What follows belongs to an exercise in optimizing a design on an open flow for small area and a short achievable clock period; a production flow would make more cautious choices. Function was checked by simulation only, so behaviour that the tests miss may differ from the original. Some runs may be left out. An edit can pass the tests and still lose a function that they never use.

--- design/flow/design.v ---
module det_4x4(
    input clk,
    input [127:0] A,
    output reg signed [7:0] det,
    output reg overflow_flag
);
    wire signed [7:0] a, b, c, d, e, f, g, h, i, j, k, l, m, n, o, p;
    reg signed [31:0] M1, M2, M3, M4;
    reg signed [39:0] det_temp;
    assign a = A[127:120];
    assign b = A[119:112];
    assign c = A[111:104];
    assign d = A[103:96];
    assign e = A[95:88];
    assign f = A[87:80];
    assign g = A[79:72];
    assign h = A[71:64];
    assign i = A[63:56];
    assign j = A[55:48];
    assign k = A[47:40];
    assign l = A[39:32];
    assign m = A[31:24];
    assign n = A[23:16];
    assign o = A[15:8];
    assign p = A[7:0];
    function signed [15:0] bit_mult;
        input signed [7:0] a, b;
        begin
            bit_mult = 0;
            if (b[0]) bit_mult = bit_mult + a;
            if (b[1]) bit_mult = bit_mult + (a <<< 1);
            if (b[2]) bit_mult = bit_mult + (a <<< 2);
            if (b[3]) bit_mult = bit_mult + (a <<< 3);
            if (b[4]) bit_mult = bit_mult + (a <<< 4);
            if (b[5]) bit_mult = bit_mult + (a <<< 5);
            if (b[6]) bit_mult = bit_mult + (a <<< 6);
            if (b[7]) bit_mult = bit_mult - (a <<< 7);   
        end
    endfunction
    function signed [39:0] bit_mult_w;
        input signed [7:0] a;
        input signed [31:0] b;
        begin
            bit_mult_w = 0;
            if (a[0]) bit_mult_w = bit_mult_w + b;
            if (a[1]) bit_mult_w = bit_mult_w + (b <<< 1);
            if (a[2]) bit_mult_w = bit_mult_w + (b <<< 2);
            if (a[3]) bit_mult_w = bit_mult_w + (b <<< 3);
            if (a[4]) bit_mult_w = bit_mult_w + (b <<< 4);
            if (a[5]) bit_mult_w = bit_mult_w + (b <<< 5);
            if (a[6]) bit_mult_w = bit_mult_w + (b <<< 6);
            if (a[7]) bit_mult_w = bit_mult_w - (b <<< 7);   
        end
    endfunction
    always @(posedge clk) begin
        M1 = bit_mult_w(f, (bit_mult(k, p) - bit_mult(l, o)))
           - bit_mult_w(g, (bit_mult(j, p) - bit_mult(l, n)))
           + bit_mult_w(h, (bit_mult(j, o) - bit_mult(k, n)));
        M2 = bit_mult_w(e, (bit_mult(k, p) - bit_mult(l, o)))
           - bit_mult_w(g, (bit_mult(i, p) - bit_mult(l, m)))
           + bit_mult_w(h, (bit_mult(i, o) - bit_mult(k, m)));
        M3 = bit_mult_w(e, (bit_mult(j, p) - bit_mult(l, n)))
           - bit_mult_w(f, (bit_mult(i, p) - bit_mult(l, m)))
           + bit_mult_w(h, (bit_mult(i, n) - bit_mult(j, m)));
        M4 = bit_mult_w(e, (bit_mult(j, o) - bit_mult(k, n)))
           - bit_mult_w(f, (bit_mult(i, o) - bit_mult(k, m)))
           + bit_mult_w(g, (bit_mult(i, n) - bit_mult(j, m)));
        det_temp = bit_mult_w(a, M1) - bit_mult_w(b, M2) + bit_mult_w(c, M3) - bit_mult_w(d, M4);
        det = det_temp[7:0];
        if (det_temp > 127 || det_temp < -128)
            overflow_flag = 1;
        else
            overflow_flag = 0;
    end
endmodule
--- design/flow/run.sh ---
#!/bin/bash
# synth_recipe.tcl (not shown) runs the flow's synth.tcl, then flattens the netlist and writes it again
# the make line also repeats each setting of config.mk as NAME=value (left out here)
make -C /OpenROAD-flow-scripts/flow DESIGN_CONFIG=/design/flow/config.mk WORK_HOME=/design/flow/orfs CLKGATE_MAP_FILE= SYNTH_SCRIPT=/design/flow/synth_recipe.tcl finish
--- design/flow/config.mk ---
export PLATFORM = sky130hd
export DESIGN_NAME = det_4x4
export DESIGN_NICKNAME = det_4x4
export VERILOG_FILES = /design/flow/design.v
export SDC_FILE = /design/flow/constraint.sdc
export NUM_CORES = 4
export LEC_CHECK = 0
export CAP_MARGIN = 20
export CORE_MARGIN = 2
export CORE_UTILIZATION = 45
export PLACE_DENSITY = 0.6
export SLEW_MARGIN = 20
--- design/flow/constraint.sdc ---
create_clock -name core_clock -period 45.0 [get_ports {clk}]
set_input_delay 9.0000 -clock core_clock [delete_from_list [all_inputs] [get_ports {clk}]]
set_output_delay 9.0000 -clock core_clock [all_outputs]
set_load 0.01 [all_outputs]
==> impl_summary.log, run 1 <==
[metrics] Area Growth Syn to Fin: 7.92%
[metrics] via count of the routed design: between 200k and 250k
[metrics] Critical-path top delay cell: sky130_fd_sc_hd__fa_1
[metrics] last element of the critical path: overflow_flag$_DFF_P_
[metrics] number of global-route vias before repair: between 200k and 250k
[metrics] setup TNS after final layout: 0 ps
[metrics] H-tree Lvls: 1
[metrics] Min-Delay Startpoint: det[2]$_DFF_P_
[metrics] Min-Delay Path Class: flop to output pin
[metrics] Hold Crit Depth: 1
[metrics] row count: about 260
[metrics] startpoint type of the worst setup path: input pin
[metrics] Final Setup Violations: 0
[metrics] post-CTS setup buffers: 0
[metrics] critical path's top delay family: adder cells
[metrics] EDFF count, synth: 0
[metrics] run status: finished clean
[metrics] most frequent cells in the layout: sky130_fd_sc_hd__ha_1, sky130_fd_sc_hd__a21oi_1, sky130_fd_sc_hd__nor2_1
[metrics] global routing usage on met1: around two fifths
[metrics] worst setup slack after layout: approximately 1800 ps
[metrics] cts bufs inserted: 3
[metrics] delay contributed by the slowest stage of the critical path: about 600 ps
[metrics] register area: between 150 and 200 um^2
[metrics] GRT Max-Usage Layer: met2
[metrics] met2 layer usage reported by global route: 52.0%
[metrics] PostCTS Resize Cnt: 0
[metrics] area share of fa/ha/maj cells after synthesis: about 27%
[metrics] worst setup path start: A[57]
[metrics] number of clock sinks: 9
[metrics] clock tree from TritonCTS: yes
[metrics] Min Clock Period, post-route: around 43000 ps
[metrics] count of final hold-check violations: 0
[metrics] number of buffer and inverter stages on the critical path: 28
[metrics] number of max-cap violations: 0
[metrics] Cell variety after synth: roughly 110
[metrics] syn_area_per_cell: ~7 um^2
[metrics] Stages on worst setup path: about 180
[metrics] sequential-to-total area share from yosys stat: less than 1%
[metrics] Clk pin slew, worst setup/hold paths: 40 ps
[metrics] via-per-instance ratio: 5.79
[metrics] main combinational cell family by area after synthesis: compound AO/OA/AOI/OAI gates
[metrics] Synth Area in Compound Gates: 29.8%
[metrics] count of placed standard cells including taps: approximately 39000
[metrics] number of top-level pins: 138
[run 1: final cells by class]
| class | count | area share (%) |
|---|---|---|
| Antenna cell | 17 | 0.0179 |
| Sequential cell | 9 | 0.0759 |
| Multi-Input combinational cell | 28000 | 87.7 |
| Clock buffer | 4 | 0.0332 |
| Inverter | 2917 | 4.62 |
| Tap cell | 6450 | 3.40 |
| Timing Repair Buffer | 1258 | 4.12 |
[run 1: cells in the mapped netlist (all sizes together) (190+ instances only)]
library cell	n	share of area, %
nand3	372	0.85
nand2	2102	3.6
inv	2899	4.9
a21oi	4014	9.1
o21a	564	1.9
o31ai	195	0.67
fa	404	3.7
a21o	1100	3.8
nor2	2979	5.1
clkbuf	710	1.2
xor2	934	3.7
xnor2	2494	9.9
mux2i	294	1.3
nor2b	481	1.4
o21ai	2729	6.2
and2	305	0.87
nor3	491	1.1
mux2	898	4.6
or3	190	0.54
nand2b	516	1.5
ha	4155	24
o21bai	1085	3.7
Fig. 1: run 1, signal wires on met1
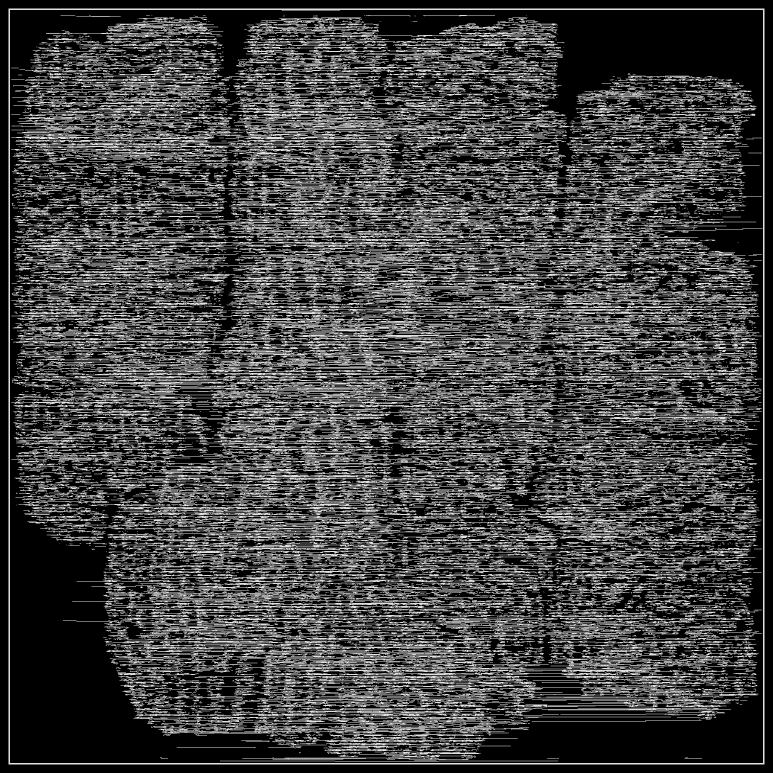
main direction: horizontal
longest straight run: 243 um
wire length on this layer: 345 mm
nets with wire on the layer: 35464

Fig. 2: run 1, cell classes on the final placement
Fill, decap, tap and diode cells in grey.
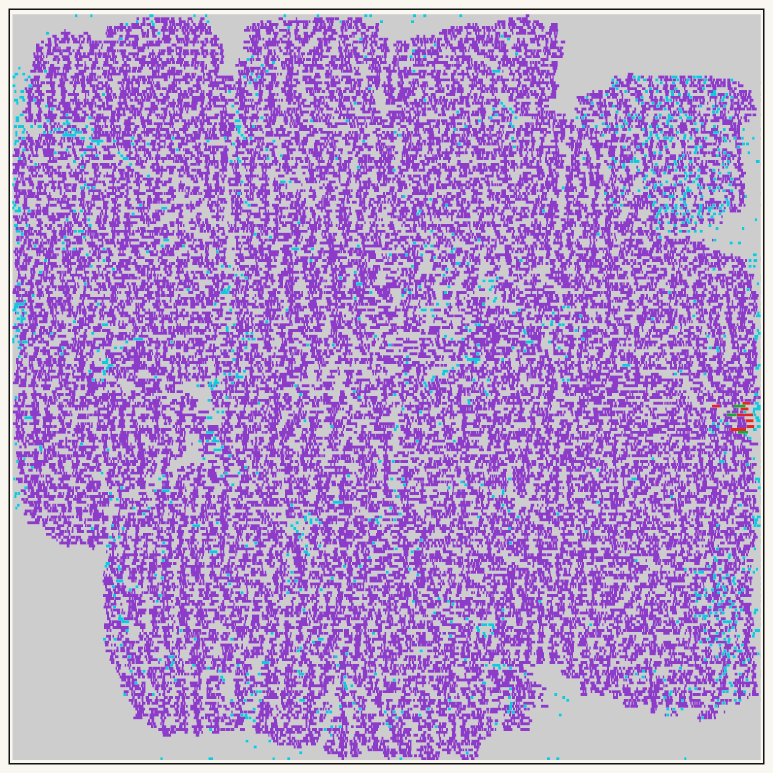
| class | colour | cells | share of their area |
|---|---|---|---|
| flip-flops | red | 9 | 0.079% |
| other buffers and delay cells | cyan | 1258 | 4.3% |
| all other logic | purple | 30940 | 96% |
| clock drivers and dummy loads | green | 4 | 0.034% |

Fig. 3: run 1, close-up of the layout
Window x 163 to 188, y 515 to 540 um. Cells in grey, sequential cells in the stronger grey; small squares are vias.
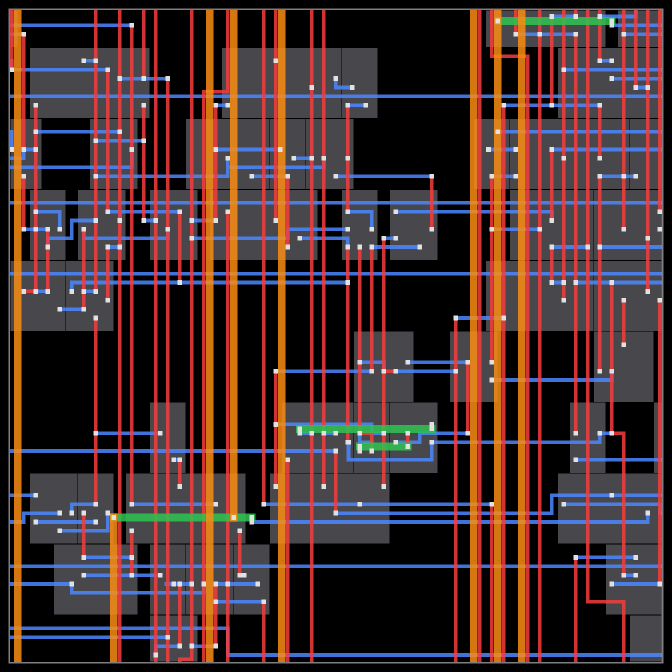
| layer | colour |
|---|---|
| met3 | green |
| met2 | red |
| met1 | blue |
| met4 | orange |
sequential cells in the window: 0
most frequent: ha_1 (8), o21ai_0 (7), inv_1 (6)
cells with their middle in the window: 43

==> run 2: too many edits to list; what changed since run 1 <==
design/flow/design.v: 75 -> 6219 lines; modules unchanged: 0
  det_4x4: edited, 75 -> 6215 lines
  det_fa: new, 4 lines
==> module det_fa as of run 2 <==
module det_fa(input a, input b, input c, output s, output co);
  assign s = a ^ b ^ c;
  assign co = (a & b) | (a & c) | (b & c);
endmodule
--- a/design/flow/config.mk
+++ b/design/flow/config.mk
@@ -6,4 +6,5 @@
 export NUM_CORES = 4
 export LEC_CHECK = 0
+export ABC_AREA = 1
 export CAP_MARGIN = 20
 export CORE_MARGIN = 2
@@ -11,2 +12,4 @@
 export PLACE_DENSITY = 0.6
 export SLEW_MARGIN = 20
+export SYNTH_HIERARCHICAL = 1
+export SYNTH_MINIMUM_KEEP_SIZE = 0
Fig. 4: run 2, placement density heat map
20 x 20 tiles, from dark purple (low) to yellow (high), 0 to 100% covered.
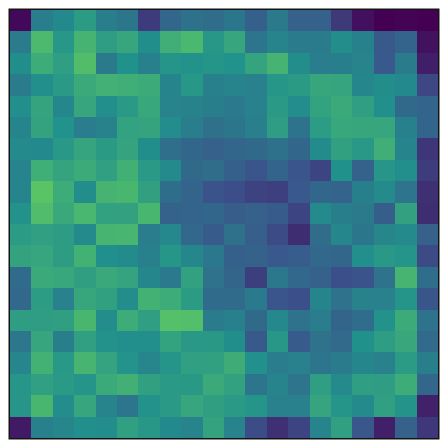
nearly empty tiles: 0.70%
fullest tile: 73%
mean over tiles: 45%

Fig. 5: run 2, cell classes on the final placement
Fill, decap, tap and diode cells in grey.
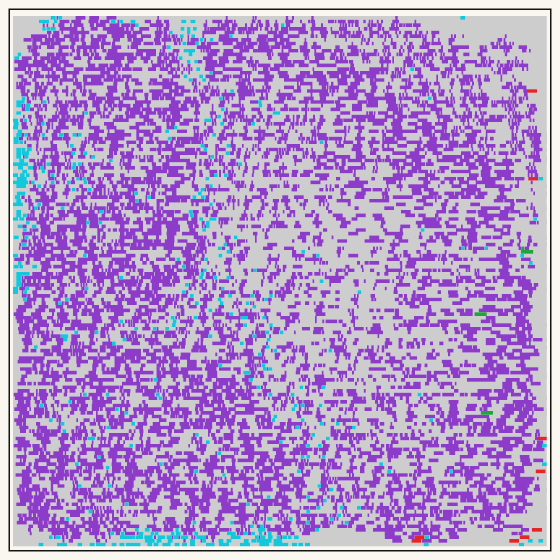
| class | colour | cells | share of their area |
|---|---|---|---|
| other buffers and delay cells | cyan | 464 | 5.3% |
| flip-flops | red | 9 | 0.25% |
| clock drivers and dummy loads | green | 4 | 0.11% |
| all other logic | purple | 8400 | 94% |

==> impl_summary.log, run 2 <==
[metrics] Final Setup Violations: 0 (unchanged)
[metrics] setup TNS after final layout: 0 ps (unchanged)
[metrics] Stages on worst setup path: 44 (was 184)
[metrics] EDFF count, synth: 0 (unchanged)
[metrics] number of global-route vias before repair: 70900 (was 208000)
[metrics] H-tree Lvls: 1 (unchanged)
[metrics] sequential-to-total area share from yosys stat: 0.253% (was 0.0819%)
[metrics] number of buffer and inverter stages on the critical path: 3 (was 28)
[metrics] main combinational cell family by area after synthesis: adder cells (was compound AO/OA/AOI/OAI gates)
[metrics] global routing usage on met1: 60.8% (was 38.2%)
[metrics] met2 layer usage reported by global route: 70.7% (was 52.0%)
[metrics] area share of fa/ha/maj cells after synthesis: 45.7% (was 27.3%)
[metrics] fraction of post-synthesis cell area in the top cell type by area: 42.8% (was 23.6%)
[metrics] via-per-instance ratio: 6.65 (was 5.79)
[metrics] Critical-path top delay cell: sky130_fd_sc_hd__nand2_1 (was sky130_fd_sc_hd__fa_1)
[metrics] last element of the critical path: overflow_flag$_DFF_P_ (unchanged)
[metrics] row count: 145 (was 256)
[metrics] net count after synthesis: 10800 (was 36500)
[metrics] number of top-level pins: 138 (unchanged)
[metrics] Synth Area in Compound Gates: 12.3% (was 29.8%)
[metrics] number of clock sinks: 9 (unchanged)
[metrics] run status: finished clean (unchanged)
[metrics] Min-Delay Path Class: flop to output pin (unchanged)
[metrics] worst setup path start: A[72] (was A[57])
[metrics] clock tree from TritonCTS: yes (unchanged)
[metrics] worst setup slack after layout: 19310 ps (was 1820 ps)
[metrics] via count of the routed design: 72800 (was 224000)
[metrics] count of placed standard cells including taps: 10900 (was 38600)
[metrics] syn_area_per_cell: 7.90 um^2 (was 6.91 um^2)
[metrics] startpoint type of the worst setup path: input pin (unchanged)
[metrics] count of final hold-check violations: 0 (unchanged)
[metrics] delay contributed by the slowest stage of the critical path: 910 ps (was 600 ps)
[metrics] post-CTS setup buffers: 0 (unchanged)
[metrics] Post-synth top cells: sky130_fd_sc_hd__nand2_1, sky130_fd_sc_hd__fa_1, sky130_fd_sc_hd__xor2_1, sky130_fd_sc_hd__o22ai_1, sky130_fd_sc_hd__inv_1 (was sky130_fd_sc_hd__ha_1, sky130_fd_sc_hd__a21oi_1, sky130_fd_sc_hd__nor2_1, sky130_fd_sc_hd__inv_1, sky130_fd_sc_hd__o21ai_0)
[metrics] PostCTS Resize Cnt: 0 (unchanged)
[metrics] Area Growth Syn to Fin: 5.86% (was 7.92%)
[metrics] GRT Max-Usage Layer: met2 (unchanged)
[metrics] largest cells by area after synthesis: sky130_fd_sc_hd__fa_1, sky130_fd_sc_hd__xor2_1, sky130_fd_sc_hd__nand2_1 (was sky130_fd_sc_hd__ha_1, sky130_fd_sc_hd__xnor2_1, sky130_fd_sc_hd__a21oi_1)
[metrics] critical path's top delay family: adder cells (unchanged)
[metrics] Clk pin slew, worst setup/hold paths: 70 ps (was 40 ps)
## run 2: cell count changes in the layout (fill, tap and decap cells not counted), moves of 897 or more
cell	before	now
sky130_fd_sc_hd__a21o_1	1099	4
sky130_fd_sc_hd__a21oi_1	3848	81
sky130_fd_sc_hd__fa_1	404	1522
sky130_fd_sc_hd__ha_1	4128	166
sky130_fd_sc_hd__inv_1	2861	634
sky130_fd_sc_hd__mux2_2	897	0
sky130_fd_sc_hd__nor2_1	2976	273
sky130_fd_sc_hd__o21ai_0	2554	255
sky130_fd_sc_hd__o21bai_1	1080	4
sky130_fd_sc_hd__o22ai_1	31	958
sky130_fd_sc_hd__xnor2_1	2435	26
## run 2: final cells by class
| cell class | count | area share, % |
|---|---|---|
| antenna | 8 | 0.0266 |
| clock buffer | 3 | 0.0997 |
| clock inverter | 1 | 0.00665 |
| inverter | 733 | 3.65 |
| multi-input combinational | 7667 | 87.5 |
| sequential | 9 | 0.239 |
| tap | 2058 | 3.42 |
| timing repair buffer | 464 | 5.08 |

re-timing with driven ports:
Ports are ideal in the flow. The routed layouts listed here were re-timed in OpenROAD. Step 1 sets driving cells, clkbuf_16 on the clock port and buf_2 on the other inputs (assumed; they add their load-dependent delay and slew). Step 2 times the ports against the registers' clock, not the clock port: input delays grow and output delays shrink by t, the midpoint of the rising clock arrivals with the driver on. Slacks: no drivers / after step 1 / after step 2; pairs: no drivers / after step 1.
run	t (ns)	setup WS [ns]	clock arrival spread, ns	slew at the worst register clock pin (ns)
run 1	0.265	1.818 / 1.820 / 1.555	0.002 / 0.002	0.04 / 0.04
run 2	0.362	19.309 / 19.358 / 18.996	0.010 / 0.010	0.07 / 0.07
After both steps every run listed still meets setup and hold. For run 2, which loses most, drivers alone change the setup slack by +0.049 ns; drivers and shift together by -0.313 ns.
